Source: an optimization exercise on an open RTL-to-GDS flow (aim: small area, a short achievable clock period and few clock cycles). Production flows keep margins and buffers that such runs may drop. Only simulation tests tie the RTL to the original design; equivalence was not proved. Power and IR drop assume default switching activity.

$ cat flow/constraint.sdc
create_clock -name core_clock -period 8.0 [get_ports {clk}]
set_input_delay 1.6000 -clock core_clock [delete_from_list [all_inputs] [get_ports {clk}]]
set_output_delay 1.6000 -clock core_clock [all_outputs]
set_load 0.01 [all_outputs]
$ cat flow/run.sh
#!/bin/bash
# synth_recipe.tcl (not shown) runs the flow's synth.tcl, then flattens the netlist and writes it again
# the make line also repeats each setting of config.mk as NAME=value (left out here)
make -C /OpenROAD-flow-scripts/flow DESIGN_CONFIG=/design/flow/config.mk WORK_HOME=/design/flow/orfs CLKGATE_MAP_FILE= SYNTH_SCRIPT=/design/flow/synth_recipe.tcl finish
$ cat flow/config.mk
export PLATFORM = sky130hd
export DESIGN_NAME = CONV
export DESIGN_NICKNAME = CONV
export VERILOG_FILES = /design/flow/design.v
export SDC_FILE = /design/flow/constraint.sdc
export NUM_CORES = 4
export LEC_CHECK = 0
export CAP_MARGIN = 20
export CORE_MARGIN = 2
export CORE_UTILIZATION = 50
export SLEW_MARGIN = 20
$ cat flow/design.v
`timescale 1ns/10ps
module  CONV(
  input                      clk,
  input                      reset,
  output logic               busy,	
  input                      ready,	
  output logic        [13:0] iaddr,
  input               [7:0]  idata,	
  output logic               ioe,
  output logic               wen_L0,
  output logic               oe_L0,
  output logic        [13:0] addr_L0,
  output logic        [11:0] w_data_L0,
  input               [11:0] r_data_L0,
  output logic               wen_L1,
  output logic               oe_L1,
  output logic        [11:0] addr_L1,
  output logic        [11:0] w_data_L1,
  input               [11:0] r_data_L1,
  output logic               oe_weight,
  output logic        [15:0] addr_weight,
  input  logic signed [7:0]  r_data_weight,
  output logic               wen_L2,
  output logic        [3:0]  addr_L2,
  output logic        [31:0] w_data_L2
  );
  assign oe_L0 = 1'b0;
  localparam INITIAL0 = 0;
  localparam READ0    = 1;
  localparam EXECUTE0 = 2;
  localparam WRITE0   = 3;
  localparam DONE0    = 4;
  localparam EXECUTE1 = 0;
  localparam IDLE10   = 1;
  localparam WRITE1   = 2;
  localparam IDLE11   = 3;
  localparam DONE1    = 4;
  localparam INITIAL2 = 0;
  localparam IDLE20   = 1;
  localparam IDLE21   = 2;
  localparam READ2    = 3;
  localparam IDLE22   = 4;
  localparam IDLE23   = 5;
  localparam IDLE24   = 6;
  localparam IDLE25   = 7;
  localparam WRITE2   = 8;
  reg  [2:0]  layer0_cs;
  reg  [2:0]  layer0_ns;
  reg  [2:0]  layer1_cs;
  reg  [2:0]  layer1_ns;
  reg  [3:0]  layer2_cs;
  reg  [3:0]  layer2_ns;
  reg  [7:0]  column0_cnt;
  reg  [7:0]  column1_cnt;
  reg  [7:0]  row0_cnt;
  reg  [12:0] AfterFilter [0:8];
  reg  [7:0]  weight; 
  reg  [11:0] flatten;
  wire read0_done;
  wire read2_done;
  wire execute0_done;
  wire execute1_done;
  wire write0_done;
  wire write1_done;
  wire sr1_en;
  wire sr2_en;
  wire idle;
  assign read0_done = (iaddr==14'd130);
  assign read2_done = (addr_L1==4095);
  assign execute0_done = (iaddr==14'd133);
  assign execute1_done = (addr_L0==14'd129);
  assign write0_done = (addr_L0==16383);
  assign write1_done = (addr_L1==4095);
  assign sr1_en = (layer0_cs>=READ0);
  assign sr2_en = (layer1_cs>=EXECUTE1);
  assign idle = (column1_cnt>=126 && column1_cnt<255);
  always @(posedge clk, posedge reset) begin
    if (reset) layer0_cs <= INITIAL0;
    else       layer0_cs <= layer0_ns;
  end
  always @(*) begin
    layer0_ns=3'bx;
    case (layer0_cs)
      INITIAL0:
        begin
          if (ready)          layer0_ns=READ0;
          else                layer0_ns=INITIAL0;   
        end 
      READ0: 
        begin 
          if (read0_done)     layer0_ns=EXECUTE0;
          else                layer0_ns=READ0;     
        end 
      EXECUTE0: 
        begin 
          if (execute0_done)  layer0_ns=WRITE0;
          else                layer0_ns=EXECUTE0;  
        end  
      WRITE0: 
        begin 
          if (write0_done)    layer0_ns=DONE0;
          else                layer0_ns=WRITE0;    
        end
      DONE0:
        begin
                              layer0_ns=DONE0;     
        end
    endcase
  end
  always @(*) begin
    ioe=1;
    case (layer0_cs)
      INITIAL0:
        begin
        end
      READ0:
        begin
        end
      EXECUTE0:
        begin
        end
      WRITE0:
        begin
        end
      DONE0:
        begin
        end
    endcase
  end
  always @(posedge clk, posedge reset) begin
    if (reset) begin
      wen_L0<=0;
    end else begin
      if (layer0_ns==WRITE0) begin
        wen_L0<=1;
      end else begin
        wen_L0<=0;
      end
    end
  end
  always @(posedge clk, posedge reset) begin
    if (reset) layer1_cs <= EXECUTE1;
    else       layer1_cs <= layer1_ns;
  end
  always @(*) begin
    layer1_ns=2'bx;
    case (layer1_cs)
      EXECUTE1:
        begin
          if (execute1_done)  layer1_ns=IDLE10;
          else                layer1_ns=EXECUTE1;  
        end
      IDLE10:
        begin
                              layer1_ns=WRITE1;
        end
      WRITE1:
        begin
          if (write1_done)    layer1_ns=DONE1;
          else                layer1_ns=IDLE11;
        end
      IDLE11:
        begin
          if (idle)           layer1_ns=IDLE11;    
          else                layer1_ns=WRITE1;
        end
      DONE1:
        begin
                              layer1_ns=DONE1;     
        end
    endcase
  end
  always @(posedge clk, posedge reset) begin
    if (reset) begin
      wen_L1<=0;
    end else begin
      if (layer1_ns==WRITE1) begin
        wen_L1<=1;
      end else begin
        wen_L1<=0;
      end
    end
  end
  always @(posedge clk, posedge reset) begin
    if (reset) layer2_cs <= INITIAL2;
    else       layer2_cs <= layer2_ns;
  end
  always @(*) begin
    layer2_ns=4'bx;
    case (layer2_cs)
      INITIAL2:
        begin
          if (layer1_cs==DONE1) layer2_ns=IDLE20;
          else                  layer2_ns=INITIAL2;  
        end
      IDLE20:
        begin
                                layer2_ns=IDLE21; 
        end      
      IDLE21:      
        begin      
                                layer2_ns=READ2;   
        end
      READ2:
        begin
          if (read2_done)       layer2_ns=IDLE22;
          else                  layer2_ns=READ2;     
        end
      IDLE22:
        begin
                                layer2_ns=IDLE23;
        end
      IDLE23:
        begin
                                layer2_ns=IDLE24;   
        end
      IDLE24:
        begin
                                layer2_ns=IDLE25;   
        end
      IDLE25:  
        begin
                                layer2_ns=WRITE2;   
        end
      WRITE2:     
        begin      
                                layer2_ns=READ2;   
        end
    endcase
  end
  always @(*) begin
    wen_L2=0;
    oe_weight=1;
    oe_L1=0;
    case (layer2_cs)
      INITIAL2:
        begin
        end
      IDLE20:
        begin
          oe_L1=1;
        end
      IDLE21:
        begin
          oe_L1=1;
        end
      READ2:
        begin
          oe_L1=1;
        end
      IDLE22:
        begin
          oe_L1=1;
        end
      IDLE23:
        begin
          oe_L1=1;
        end
      IDLE24:
        begin
          oe_L1=1;
        end
      IDLE25:  
        begin
          oe_L1=1;
        end
      WRITE2: 
        begin
          wen_L2=1;
          oe_L1=1;
        end
    endcase
  end
  always @(posedge clk, posedge reset) begin
    if (reset) begin
      iaddr <= 0;
    end else begin
      iaddr <= iaddr+1;
    end
  end
  always @(posedge clk, posedge reset) begin
    if (reset) begin
      column0_cnt <= 0;
    end else begin
      if (layer0_cs>=EXECUTE0) begin
        if (column0_cnt!=127 && ioe) begin
          column0_cnt <= column0_cnt+1;
        end else if (column0_cnt==127 && ioe) begin
          column0_cnt <= 0;
        end
      end
    end
  end
  always @(posedge clk, posedge reset) begin
    if (reset) begin
      row0_cnt <= 0;
    end else begin
      if (layer0_cs>=EXECUTE0) begin
        if (column0_cnt!=127 && ioe) begin
          row0_cnt <= row0_cnt;
        end else if (column0_cnt==127 && ioe) begin
          row0_cnt <= row0_cnt+1;
        end
      end
    end
  end
  always @(posedge clk, posedge reset) begin
    if (reset) begin
      column1_cnt <= 0;
    end else begin
      if (layer1_cs>=WRITE1) begin
        if (column1_cnt!=255) begin
          column1_cnt <= column1_cnt+1;
        end else if (column1_cnt==255) begin
          column1_cnt <= 0;
        end
      end
    end
  end
  wire [7:0] p0;
  wire [7:0] p1;
  wire [7:0] p2;
  wire [7:0] p3;
  wire [7:0] p4;
  wire [7:0] p5;
  wire [7:0] p6;
  wire [7:0] p7;
  wire [7:0] p8;
  wire [8:0] p0_shf;
  wire [8:0] p5_shf;
  wire [8:0] p7_shf;
  wire [8:0] p8_shf;
  assign p0_shf = p0<<1;
  assign p5_shf = p5<<1;
  assign p7_shf = p7<<1;
  assign p8_shf = p8<<1;
  sr_8x259 sr1 (
    .clk(clk),
    .en(sr1_en),
    .sr_in(idata),
    .sr_tap1(p0),
    .sr_tap2(p1),
    .sr_tap3(p2),
    .sr_tap4(p3),
    .sr_tap5(p4),
    .sr_tap6(p5),
    .sr_tap7(p6),
    .sr_tap8(p7),
    .sr_tap9(p8)
  );
  always @(*) begin
    AfterFilter[0] =  - (p0_shf)       ;
    AfterFilter[1] =     0             ;
    AfterFilter[2] =     p2            ;
    AfterFilter[3] =     0             ;
    AfterFilter[4] =     p4            ;
    AfterFilter[5] =     p5_shf        ;
    AfterFilter[6] =     p6            ;
    AfterFilter[7] =     p7_shf        ;
    AfterFilter[8] =  -((p8_shf)+p8)   ;
    if (row0_cnt==0) begin
      AfterFilter[0] = 0;
      AfterFilter[1] = 0;
      AfterFilter[2] = 0;
    end
    if (column0_cnt==0) begin
      AfterFilter[0] = 0;
      AfterFilter[3] = 0;
      AfterFilter[6] = 0;
    end 
    if (column0_cnt==127) begin
      AfterFilter[2] = 0;
      AfterFilter[5] = 0;
      AfterFilter[8] = 0;
    end 
    if (row0_cnt==127) begin
      AfterFilter[6] = 0;
      AfterFilter[7] = 0;
      AfterFilter[8] = 0;
    end 
  end
  wire [12:0] add0_0;
  wire [12:0] add1_0;
  wire [12:0] add2_0;
  wire [12:0] add3_0;
  reg  [12:0] add0;
  reg  [12:0] add1;
  reg  [12:0] add2;
  reg  [12:0] add3;
  assign add0_0 = AfterFilter[0]+AfterFilter[2];
  assign add1_0 = AfterFilter[4]+AfterFilter[5];
  assign add2_0 = AfterFilter[6]+AfterFilter[7];
  assign add3_0 = AfterFilter[8];
  always @(posedge clk, posedge reset) begin
    if (reset) begin
      add0 <= 0; 
      add1 <= 0;
      add2 <= 0;
      add3 <= 0;
    end else begin
      add0 <= add0_0; 
      add1 <= add1_0;
      add2 <= add2_0;
      add3 <= add3_0;
    end
  end
  wire [12:0] add4_1;
  wire [12:0] add5_1;
  reg  [12:0] add4;
  reg  [12:0] add5;
  assign add4_1 = add0+add1;
  assign add5_1 = add2+add3;
  always @(posedge clk, posedge reset) begin
    if (reset) begin
      add4 <= 0;
      add5 <= 0;
    end else begin
      add4 <= add4_1;
      add5 <= add5_1;
    end
  end
  wire [12:0] add6_2;
  assign add6_2 = add4+add5;
  always @(posedge clk, posedge reset) begin
    if (reset) begin
      w_data_L0 <= 0;
    end else begin
      if (add6_2[12]) begin
        w_data_L0 <= 0;
      end else begin
        w_data_L0 <= add6_2;
      end
    end
  end
  always @(posedge clk, posedge reset) begin
    if (reset) begin
      addr_L0 <= 0;
    end else begin
      if (wen_L0) begin
        addr_L0 <= addr_L0+1;
      end
    end
  end
  wire [11:0] reg0;
  wire [11:0] reg1;
  sr_12x130 sr2 (
    .clk(clk),
    .en(sr2_en),
    .sr_in(w_data_L0),
    .sr_tap1(reg0),
    .sr_tap2(reg1)
  );
  reg [11:0] max_temp;
  always @(posedge clk, posedge reset) begin
    if (reset) begin
      max_temp <= 0;
    end else begin
      if (reg0>=reg1) begin
        max_temp <= reg0;
      end else begin
        max_temp <= reg1;
      end
    end
  end
  always @(posedge clk, posedge reset) begin
    if (reset) begin
      w_data_L1 <= 0;
    end else begin
      if (max_temp>= reg0 && max_temp>= reg1) begin
        w_data_L1 <= max_temp;
      end else if (reg0>= max_temp && reg0>= reg1) begin
        w_data_L1 <= reg0;
      end else begin
        w_data_L1 <= reg1;
      end
    end
  end
  always @(posedge clk, posedge reset) begin
    if (reset) begin
      addr_L1 <= 0;
    end else begin
      if (wen_L1||layer1_cs==DONE1) begin
        addr_L1 <= addr_L1+1;
      end
    end
  end
  always @(posedge clk, posedge reset) begin
    if (reset) begin
      addr_weight <= 0;
    end else begin
      if (layer1_cs==DONE1) begin
        addr_weight <= addr_weight+1;
      end
    end
  end
  always @(posedge clk, posedge reset) begin
    if (reset) begin
      weight <= 0;
      flatten <= 0;
    end else begin
      weight <= r_data_weight;
      flatten <= r_data_L1;
    end
  end
  wire [20:0] fc0;
  reg [20:0] fc;
  mul FC (
    .in1(weight),
    .in2({1'b0,flatten}),
    .out(fc0)
  );
  always @(posedge clk, posedge reset) begin
    if (reset) begin
      fc <= 0;
    end else begin
      fc <= fc0;
    end
  end
  reg  [31:0] fc_acc;
  wire [31:0] fc_sum0;
  wire [31:0] signed_fc;
  wire [31:0] signed_fc_acc;
  assign signed_fc = $signed(fc);
  assign signed_fc_acc = $signed(fc_acc);
  CLA32 cla (
    .a(signed_fc),
    .b(signed_fc_acc),
    .cin(1'b0),
    .out(fc_sum0)
  );
  always @(posedge clk, posedge reset) begin
    if (reset) begin
      fc_acc <= 0;
    end else begin 
      if (layer2_cs==IDLE24) begin
        fc_acc <= 0;
      end else begin
        if ((layer2_cs==READ2||layer2_cs==IDLE21||layer2_cs==IDLE22||layer2_cs==IDLE23||layer2_cs==IDLE25||layer2_cs==WRITE2) && addr_L1!=2) begin
          fc_acc <= fc_sum0;
        end
      end
    end
  end
  reg [31:0] fc_sum;
  always @(posedge clk, posedge reset) begin
    if (reset) begin
      fc_sum <= 0;
    end else begin
      fc_sum <= fc_sum0;
    end
  end
  reg [31:0] w_data_L2_reg;
  wire [15:0] fc_sum_shf;
  assign fc_sum_shf = fc_sum>>16;
  always @(*) begin
    if (fc_sum[31]==1) begin
      w_data_L2_reg = $signed(fc_sum_shf);
    end else begin
      w_data_L2_reg = fc_sum;
    end
  end
  always @(posedge clk, posedge reset) begin
    if (reset) begin
      w_data_L2 <= 0;
    end else begin
      if (layer2_cs==INITIAL2) begin
        w_data_L2 <= 0;
      end else begin
        w_data_L2 <= w_data_L2_reg;
      end
    end       
  end
  always @(posedge clk, posedge reset) begin
    if (reset) begin
      addr_L2 <= 0;
    end else begin
      if (wen_L2) begin
        addr_L2 <= addr_L2+1;
      end
    end
  end
  always @(posedge clk, posedge reset) begin
    if (reset) begin
      busy <= 0;
    end else begin
      case (addr_weight)
        40963: busy <= 1;
        40964: busy <= 0;
      endcase
    end
  end
endmodule
module CLA32 (
  input [31:0] a,
  input [31:0] b,
  input        cin,
  output [32:0] out
);
  wire cout0;
  wire cout1;
  wire cout2;
  CLA8 cla0 (.a(a[7:0]),   .b(b[7:0]),   .cin(cin),   .sum(out[7:0]),   .cout(cout0)   );
  CLA8 cla1 (.a(a[15:8]),  .b(b[15:8]),  .cin(cout0), .sum(out[15:8]),  .cout(cout1)   );
  CLA8 cla2 (.a(a[23:16]), .b(b[23:16]), .cin(cout1), .sum(out[23:16]), .cout(cout2)   );
  CLA8 cla3 (.a(a[31:24]), .b(b[31:24]), .cin(cout2), .sum(out[31:24]), .cout(out[32]) );
endmodule
module CLA8 (
  input [7:0] a,
  input [7:0] b,
  input       cin,
  output [7:0] sum,
  output       cout
);
  wire [7:0] p;
  wire [7:0] g;
  wire [6:0] c;  
  CLG clg8 (
    .cin(cin),
    .p(p),
    .g(g),
    .cout({cout, c[6:0]})
  );
  CLA_FA cla_fa0 (.a(a[0]), .b(b[0]), .cin(cin), .sum(sum[0]), .g(g[0]), .p(p[0]));
  genvar i;
  generate
  for (i=1;i<8;i=i+1) begin:cla_fa
    CLA_FA cla_fa (.a(a[i]), .b(b[i]), .cin(c[i-1]), .sum(sum[i]), .g(g[i]), .p(p[i]));
  end
  endgenerate
endmodule
module CLG (
  input cin,
  input [7:0] p,
  input [7:0] g,
  output [7:0] cout
);
  assign cout[0] = (cin & p[0])                                                  | (g[0])                                                                                                                                                                                                                                                                     ;
  assign cout[1] = (cin & p[0] & p[1])                                           | (g[0] & p[1])                                           | (g[1])                                                                                                                                                                                                           ;
  assign cout[2] = (cin & p[0] & p[1] & p[2])                                    | (g[0] & p[1] & p[2])                                    | (g[1] & p[2])                                    | (g[2])                                                                                                                                                        ;
  assign cout[3] = (cin & p[0] & p[1] & p[2] & p[3])                             | (g[0] & p[1] & p[2] & p[3])                             | (g[1] & p[2] & p[3])                             | (g[2] & p[3])                             | (g[3] )                                                                                                           ;
  assign cout[4] = (cin & p[0] & p[1] & p[2] & p[3] & p[4])                      | (g[0] & p[1] & p[2] & p[3] & p[4])                      | (g[1] & p[2] & p[3] & p[4])                      | (g[2] & p[3] & p[4])                      | (g[3] & p[4])                      | (g[4])                                                                       ;
  assign cout[5] = (cin & p[0] & p[1] & p[2] & p[3] & p[4] & p[5])               | (g[0] & p[1] & p[2] & p[3] & p[4] & p[5])               | (g[1] & p[2] & p[3] & p[4] & p[5])               | (g[2] & p[3] & p[4] & p[5])               | (g[3] & p[4] & p[5])               | (g[4] & p[5])               | (g[5])                                         ;
  assign cout[6] = (cin & p[0] & p[1] & p[2] & p[3] & p[4] & p[5] & p[6])        | (g[0] & p[1] & p[2] & p[3] & p[4] & p[5] & p[6])        | (g[1] & p[2] & p[3] & p[4] & p[5] & p[6])        | (g[2] & p[3] & p[4] & p[5] & p[6])        | (g[3] & p[4] & p[5] & p[6])        | (g[4] & p[5] & p[6])        | (g[5] & p[6])         | (g[6])                 ;
  assign cout[7] = (cin & p[0] & p[1] & p[2] & p[3] & p[4] & p[5] & p[6] & p[7]) | (g[0] & p[1] & p[2] & p[3] & p[4] & p[5] & p[6] & p[7]) | (g[1] & p[2] & p[3] & p[4] & p[5] & p[6] & p[7]) | (g[2] & p[3] & p[4] & p[5] & p[6] & p[7]) | (g[3] & p[4] & p[5] & p[6] & p[7]) | (g[4] & p[5] & p[6] & p[7]) | (g[5] & p[6] & p[7])  | (g[6] & p[7]) | (g[7]) ;
endmodule
module CLA_FA (  
  input a,
  input b,
  input cin,
  output sum,
  output p,
  output g
);
  assign sum = a^b^cin;
  assign p   = a|b;
  assign g   = a&b;
endmodule
module mul (
  input  [7:0]  in1,  
  input  [12:0] in2,  
  output reg [20:0] out  
);
  reg  [20:0] add0;
  reg  [18:0] add1;
  reg  [16:0] add2;
  reg  [14:0] add3;
  reg  [12:0] add4;
  reg  [10:0] add5;
  reg  [8:0]  add6;
  wire [8:0]  in1_shf;
  wire [9:0]  in1_x;   
  wire [9:0]  in1_x2;
  assign in1_shf = in1<<1;
  assign in1_x   = {{2{in1[7]}}, in1};
  assign in1_x2  = in1_x<<1;
  always @(*) begin
    add0=0;
    case ({in2[1:0],1'b0})
      3'b000, 3'b111 : add0 =  0; 
      3'b001, 3'b010 : add0 = $signed( in1     ); 
      3'b101, 3'b110 : add0 = $signed(-in1_x   ); 
      3'b011         : add0 = $signed( in1_shf ); 
      3'b100         : add0 = $signed(-in1_x2  ); 
    endcase
  end
  always @(*) begin
    add1=0;
    case (in2[3:1])
      3'b000, 3'b111 : add1 =  0; 
      3'b001, 3'b010 : add1 = $signed( in1     ); 
      3'b101, 3'b110 : add1 = $signed(-in1_x   ); 
      3'b011         : add1 = $signed( in1_shf ); 
      3'b100         : add1 = $signed(-in1_x2  ); 
    endcase
  end
  always @(*) begin
    add2=0;
    case (in2[5:3])
      3'b000, 3'b111 : add2 =  0; 
      3'b001, 3'b010 : add2 = $signed( in1     ); 
      3'b101, 3'b110 : add2 = $signed(-in1_x   ); 
      3'b011         : add2 = $signed( in1_shf ); 
      3'b100         : add2 = $signed(-in1_x2  ); 
    endcase
  end
  always @(*) begin
    add3=0;
    case (in2[7:5])
      3'b000, 3'b111 : add3 =  0; 
      3'b001, 3'b010 : add3 = $signed( in1     ); 
      3'b101, 3'b110 : add3 = $signed(-in1_x   ); 
      3'b011         : add3 = $signed( in1_shf ); 
      3'b100         : add3 = $signed(-in1_x2  ); 
    endcase
  end
  always @(*) begin
    add4=0;
    case (in2[9:7])
      3'b000, 3'b111 : add4 =  0; 
      3'b001, 3'b010 : add4 = $signed( in1     ); 
      3'b101, 3'b110 : add4 = $signed(-in1_x   ); 
      3'b011         : add4 = $signed( in1_shf ); 
      3'b100         : add4 = $signed(-in1_x2  ); 
    endcase
  end
  always @(*) begin
    add5=0;
    case (in2[11:9])
      3'b000, 3'b111 : add5 =  0; 
      3'b001, 3'b010 : add5 = $signed( in1     ); 
      3'b101, 3'b110 : add5 = $signed(-in1_x   ); 
      3'b011         : add5 = $signed( in1_shf ); 
      3'b100         : add5 = $signed(-in1_x2  ); 
    endcase
  end
  always @(*) begin
    add6=0;
    case ({in2[12],in2[12:11]})
      3'b000, 3'b111 : add6 =  0; 
      3'b001, 3'b010 : add6 = $signed( in1     ); 
      3'b101, 3'b110 : add6 = $signed(-in1_x   ); 
      3'b011         : add6 = $signed( in1_shf ); 
      3'b100         : add6 = $signed(-in1_x2  ); 
    endcase
  end
  wire [20:0] sum0;
  wire [20:0] carry0;
  wire [20:0] carry0_shf;
  assign carry0_shf = carry0<<1;
  adder21 adder21_0 (
    .a(add0),
    .b({add1,2'b0}),
    .cin({add2,4'b0}),
    .sum(sum0),
    .cout(carry0)
  );
  wire [20:0] sum1;
  wire [20:0] carry1;
  wire [20:0] carry1_shf;
  assign carry1_shf = carry1<<1;
  adder21 adder21_1 (
    .a({add3,6'b0}),
    .b({add4,8'b0}),
    .cin({add5,10'b0}),
    .sum(sum1),
    .cout(carry1)
  );
  wire [20:0] sum2;
  wire [20:0] carry2;
  wire [20:0] carry2_shf;
  assign carry2_shf = carry2<<1;
  adder21 adder21_2 (
    .a(sum0),
    .b(carry0_shf),
    .cin(sum1),
    .sum(sum2),
    .cout(carry2)
  );
  wire [20:0] sum3;
  wire [20:0] carry3;
  wire [20:0] carry3_shf;
  assign carry3_shf = carry3<<1;
  adder21 adder21_3 (
    .a(carry1_shf),
    .b(carry2_shf),
    .cin(sum2),
    .sum(sum3),
    .cout(carry3)
  );
  wire [20:0] sum4;
  wire [20:0] carry4;
  wire [20:0] carry4_shf;
  assign carry4_shf = carry4<<1;
  adder21 adder21_4 (
    .a(carry3_shf),
    .b(sum3),
    .cin({add6,12'b0}),
    .sum(sum4),
    .cout(carry4)
  );
  reg [11:0] out_temp0;  
  reg [10:0] out_temp1;
  reg [10:0] out_temp2;
  always @(*) begin
    out_temp0 = sum4[10:0]+carry4_shf[10:0]; 
  end
  always @(*) begin
    out_temp1 = sum4[20:11]+carry4_shf[20:11]+1;  
    out_temp2 = sum4[20:11]+carry4_shf[20:11];    
  end
  always @(*) begin
    if (out_temp0[11]) begin  
      out = {out_temp1, out_temp0[10:0]};
    end else begin            
      out = {out_temp2, out_temp0[10:0]};
    end
  end
endmodule
module adder21 (
  input [20:0] a,
  input [20:0] b,
  input [20:0] cin,
  output [20:0] sum,
  output [20:0] cout
);
  genvar i;
  generate
    for (i=0;i<21;i=i+1) begin:FA
      FA fa (.a(a[i]), .b(b[i]), .cin(cin[i]), .sum(sum[i]), .cout(cout[i]));
    end
  endgenerate
endmodule
module FA (
  input a, 
  input b,
  input cin,
  output sum, 
  output cout 
);
  wire c1, c2, s1;
  HA ha1(.a(a), .b(b), .cout(c1), .sum(s1));
  HA ha2(.a(s1), .b(cin), .cout(c2), .sum(sum));
  or (cout, c1, c2);
endmodule
module HA (
  input a, 
  input b,
  output sum, 
  output cout 
);
  xor (sum, a, b);
  and (cout, a, b);
endmodule
module sr_8x259 (
  input clk,
  input en,
  input  [7:0] sr_in,
  output [7:0] sr_tap1,
  output [7:0] sr_tap2,
  output [7:0] sr_tap3,
  output [7:0] sr_tap4,
  output [7:0] sr_tap5,
  output [7:0] sr_tap6,
  output [7:0] sr_tap7, 
  output [7:0] sr_tap8, 
  output [7:0] sr_tap9 
);
  reg [7:0] sr [0:258];
  integer i;
  always @(posedge clk) begin
    if (en) begin
      sr[258] <= sr_in;
      for (i=0;i<258;i=i+1) begin
        sr[i] <= sr[i+1];
      end
    end
  end
  assign sr_tap1 = sr[0];
  assign sr_tap2 = sr[1];
  assign sr_tap3 = sr[2];
  assign sr_tap4 = sr[128];
  assign sr_tap5 = sr[129];
  assign sr_tap6 = sr[130];
  assign sr_tap7 = sr[256];
  assign sr_tap8 = sr[257];
  assign sr_tap9 = sr[258];
endmodule
module sr_12x130 (
  input clk,
  input en,
  input  [11:0] sr_in,
  output [11:0] sr_tap1,
  output [11:0] sr_tap2
);
  reg [11:0] sr [0:129];
  integer i;
  always @(posedge clk) begin
    if (en) begin
      sr[129] <= sr_in;
      for (i=0;i<129;i=i+1) begin
        sr[i] <= sr[i+1];
      end
    end
  end
  assign sr_tap1 = sr[1];
  assign sr_tap2 = sr[129];
endmodule
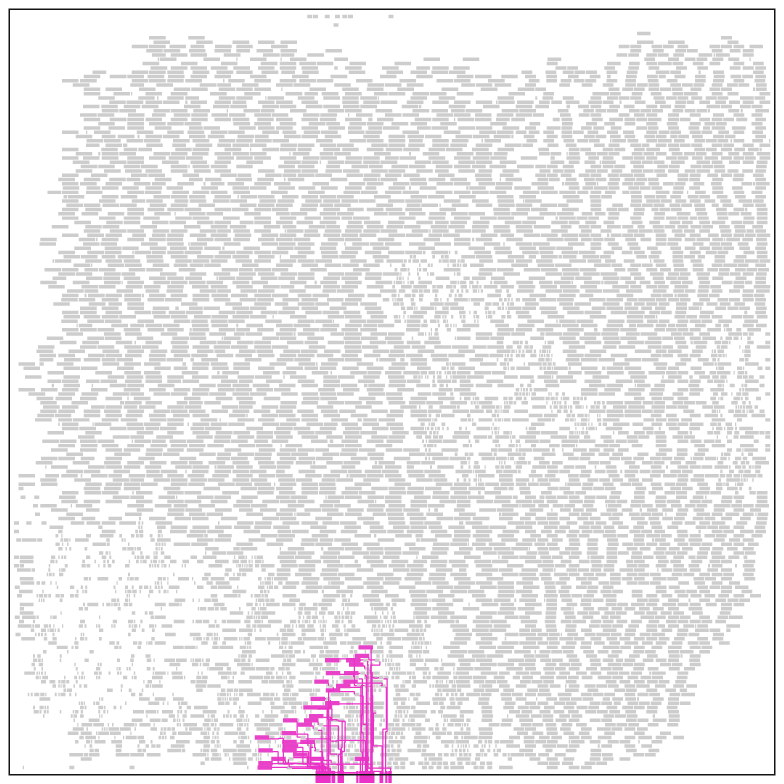
**Above:** port wiring.
Key: magenta = w_data_L2 [bits 32, direction output, edge bottom, end cells 32, wire 1720 um]

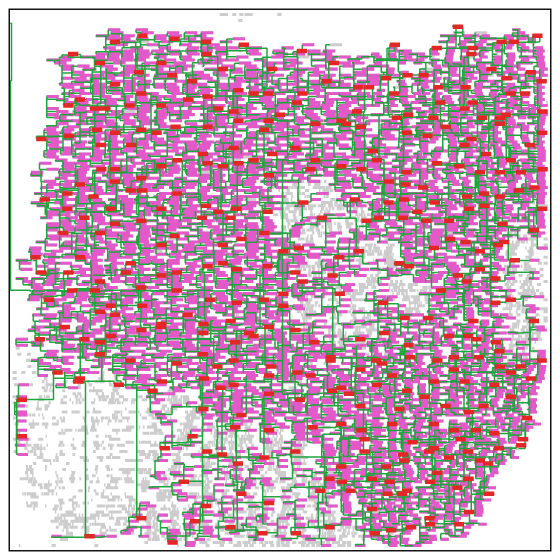
**Above:** clock wires, drivers and flops.
Key: green = clock wires [length 40.9 mm]; red = cells driving clock nets [count 381]; magenta = flip-flops [count 3962]
There are 382 routed clock nets. Position of the flops: widely spread.

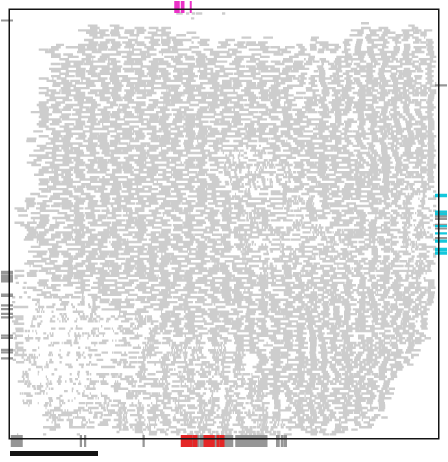
**Above:** pin map.
Bar = 100 um. Pins as bars across the die edge, other pins in grey.
Key: red = w_data_L2 [pins 32, direction output, edge bottom]; cyan = w_data_L1 [pins 12, direction output, edge right]; magenta = idata [pins 8, direction input, edge top]
PortBufs: 151
Die Span Y: 484 um
Horiz. Die Dim: 484 um

-- layout by cell type, fill, tap and decap left out, types with 116 or more instances in the layout --
cell and instances:
edfxtp_1 2072, dfxtp_1 1548, clkbuf_16 386, dfrtp_1 341, inv_1 242, ha_1 227
nor2_1 189, clkdlybuf4s50_1 151, xnor2_1 140, nand2_1 138, a21oi_1 116
-- metrics by stage --
stage	utilization (%)	area [um^2]	hold slack, ns	total power, mW
global placement	52.6	121000	0.311	26.2
global route	57.8	133000	0.233	44.6
finish	57.8	133000	0.228	42.6
floorplan	-	115000	0.310	25.3
CTS	57.8	133000	0.218	43.3
detailed placement	52.6	121000	0.312	26.2
-- how the worst max path moves through the flow --
stage	end	slack (ns)
floorplan	sr1.sr[0][0]	-7.39
CTS	fc[19]	0.74
finish	fc[19]	0.74
global placement	fc[19]	0.82
global route	fc[19]	0.19
detailed placement	fc[19]	0.81
-- power by group through the flow --
stage,Sequential (mW),Clock [mW],Combinational (mW)
after floorplan,23.3,0,2.00
after global placement,23.5,0,2.67
after detailed placement,23.5,0,2.71
after CTS,23.1,17.5,2.73
after global routing,23.2,18.3,3.08
final,23.1,16.9,2.67
==> results.sh <==
export IMPL_grt_max_degree=214
export IMPL_diodes=4
export IMPL_critPathSlowestCell="xor2_1"
export IMPL_yosys_cell_types_count=77
export IMPL_synth_top_area_share_pct=54.0
export IMPL_start_util_pct=50.2
export IMPL_vias=46100
export IMPL_finalNonFillerCells=9677
export IMPL_synth_commonest_cells="edfxtp_1 (2072), dfxtp_1 (1548), dfrtp_1 (342)"
export IMPL_cap_violations=0
export IMPL_rsz0062_at_grt="no"
export IMPL_buffers_excl_clock=192
export IMPL_ctsResizeCount=0
export IMPL_rr_endpoint="fc[19]"
export IMPL_dp_cells=8998
export IMPL_ys_warn_count=8
export IMPL_regToRegSetupSlack_ns=0.74
export IMPL_synth_edf_count=2072
export IMPL_status="complete, no violations"
export IMPL_largest_reg_flops=2072
export IMPL_die_area_mm2=0.234
export IMPL_cp_max_fo=13
export IMPL_firstDrtPassIters=5
export IMPL_pwr_share_seq_pct=54.0
export IMPL_multi_input_area_mm2=0.0123
export IMPL_grt_util_met3_pct=2.71
export IMPL_synth_flop_cell="edfxtp_1"
export IMPL_switching_power_mw=8.99
export IMPL_seqAreaFraction_pct=76.7
export IMPL_grt_pass1_wl_um=253000
export IMPL_whs_endpoint="sr2.sr[80][11]"
export IMPL_drc=0
export IMPL_crit_type="reg -> reg"
export IMPL_gr_max_usage_layer="met1"
export IMPL_core_area_mm2=0.230
export IMPL_ctsHtreeMaxLevel=5
export IMPL_multi_input_area_share_pct=9.27
export IMPL_wl_met3_um=6000
export IMPL_dominant_cells="sequential cells"
export IMPL_nClkBuffers=505
export IMPL_relSlewSlack_pct=24.7
export IMPL_reg2reg_depth=23
export IMPL_rows=176
export IMPL_drt_iter0_drc=3365
export IMPL_fin_crit_sh_pct=90.8
export IMPL_worstPathCellList="inv_1 -> ha_1 -> nand2_1 -> or3_1 -> xor2_1 -> a21oi_1 -> o221ai_1 -> nand2_1 -> fa_1 -> fa_1 -> fa_1 -> inv_1 -> ha_1 -> ha_1 -> nand2_1 -> o211ai_1 -> mux2i_1 -> o21ai_0 -> o21a_1 -> o21ai_0 -> nand2b_1 -> a21oi_1 -> xnor2_1"
export IMPL_area_delta_synth_final_pct=15.1
export IMPL_hpwlAfterDp_um=85000
export IMPL_end_kind="flop"
export IMPL_top_regs="sr1.sr (2072), sr2.sr (1548)"
export IMPL_internal_power_mw=33.7
export IMPL_ir_drop_uv=221
export IMPL_holdBufCountCts=0
export IMPL_critical_path_max_stage_delay_ns=0.60
export IMPL_drive_above_1_share_pct=9.52
export IMPL_synth_largest_area_cell="edfxtp_1"
export IMPL_grtUsageTotal_pct=13.4
export IMPL_multi_input_gates=1574
export IMPL_combPwrFrac_pct=6.3
export IMPL_cts_clk_slew_worst_paths_ns=0.06
export IMPL_fin_tns_setup_ns=0
export IMPL_clock_sinks=3962
export IMPL_nonClkBufAreaFrac_pct=1.47
export IMPL_n_all_inverters=244
export IMPL_grt_pass1_vias=45900
export IMPL_finalHoldViolCount=0
export IMPL_ys_seq_area_share_pct=88.3
export IMPL_grt_overflow=0
export IMPL_wl_met2_um=66300
export IMPL_power_leakage_nw=47.7
export IMPL_layout_setup_ws_ns=0.737
export IMPL_syn_avg_cell_area_um2=19.7
export IMPL_hold_start="sr2.sr[81][11]"
export IMPL_clockBufferDepth=4
export IMPL_nWellTaps=3026
export IMPL_swShare_pct=21.1
export IMPL_crit_family="adder cells"
export IMPL_clkLatencyLatePin_ns=0.97
export IMPL_syn_area_mm2=0.115
export IMPL_synthMuxAreaShare_pct=0.573
export IMPL_ant_nets=0
export IMPL_r2r_start="weight[1]"
export IMPL_highest_signal_layer="met4"
export IMPL_grt_met2_usage_pct=18.4
export IMPL_synth_xor_area_share_pct=1.57
export IMPL_crit_path_start="weight[1]"
export IMPL_synthAdderAreaFrac_pct=3.61
export IMPL_cts_tree="yes"
export IMPL_cts_setup_buffers=0
export IMPL_worst_pin_slew_ns=1.13
export IMPL_synthArstFlopShare_pct=8.63
export IMPL_synth_seq_cells=3962
export IMPL_hp_class="reg -> reg"
export IMPL_yosysMostFrequentCell="edfxtp_1"
export IMPL_fmax_mhz=138
export IMPL_arrival_ns=8.06
export IMPL_cts_root_buf="clkbuf_16"
export IMPL_netlist_instances=5855
export IMPL_path_depth=23
export IMPL_dpl_worst_slack_ns=0.809
export IMPL_cp_start_kind="flop"
export IMPL_p_clk_share_pct=39.7
export IMPL_fin_nets=6691
export IMPL_required_ns=8.80
export IMPL_top_register="sr1.sr"
export IMPL_routedWlPerCell_um=16.3
Testbench counts, summed over its fixed seeds: cycles 919,760.

## what the ideal ports hide
Ports are ideal in the flow. The routed layout listed here was re-timed in OpenROAD. Step 1 assumes that a clkbuf_16 drives the clock port and a buf_2 every other input. Step 2, shift: input delay + t, output delay - t, t = (earliest + latest rising clock arrival at the registers) / 2. This alone moves slack from input paths to output paths. a / b / c = ideal ports / drivers / drivers and shift; a / b = the first two.
t, ns: 1.014
setup slack, ns: 0.737 / 0.737 / 0.737
hold slack, ns: 0.228 / 0.228 / 0.228
worst data-port slew with drivers (ns): 0.08
pins driven straight from the clock port: 1
After both steps setup and hold are still met in this run. For this run, drivers alone change the setup slack by 0.000 ns; drivers and shift together by 0.000 ns.
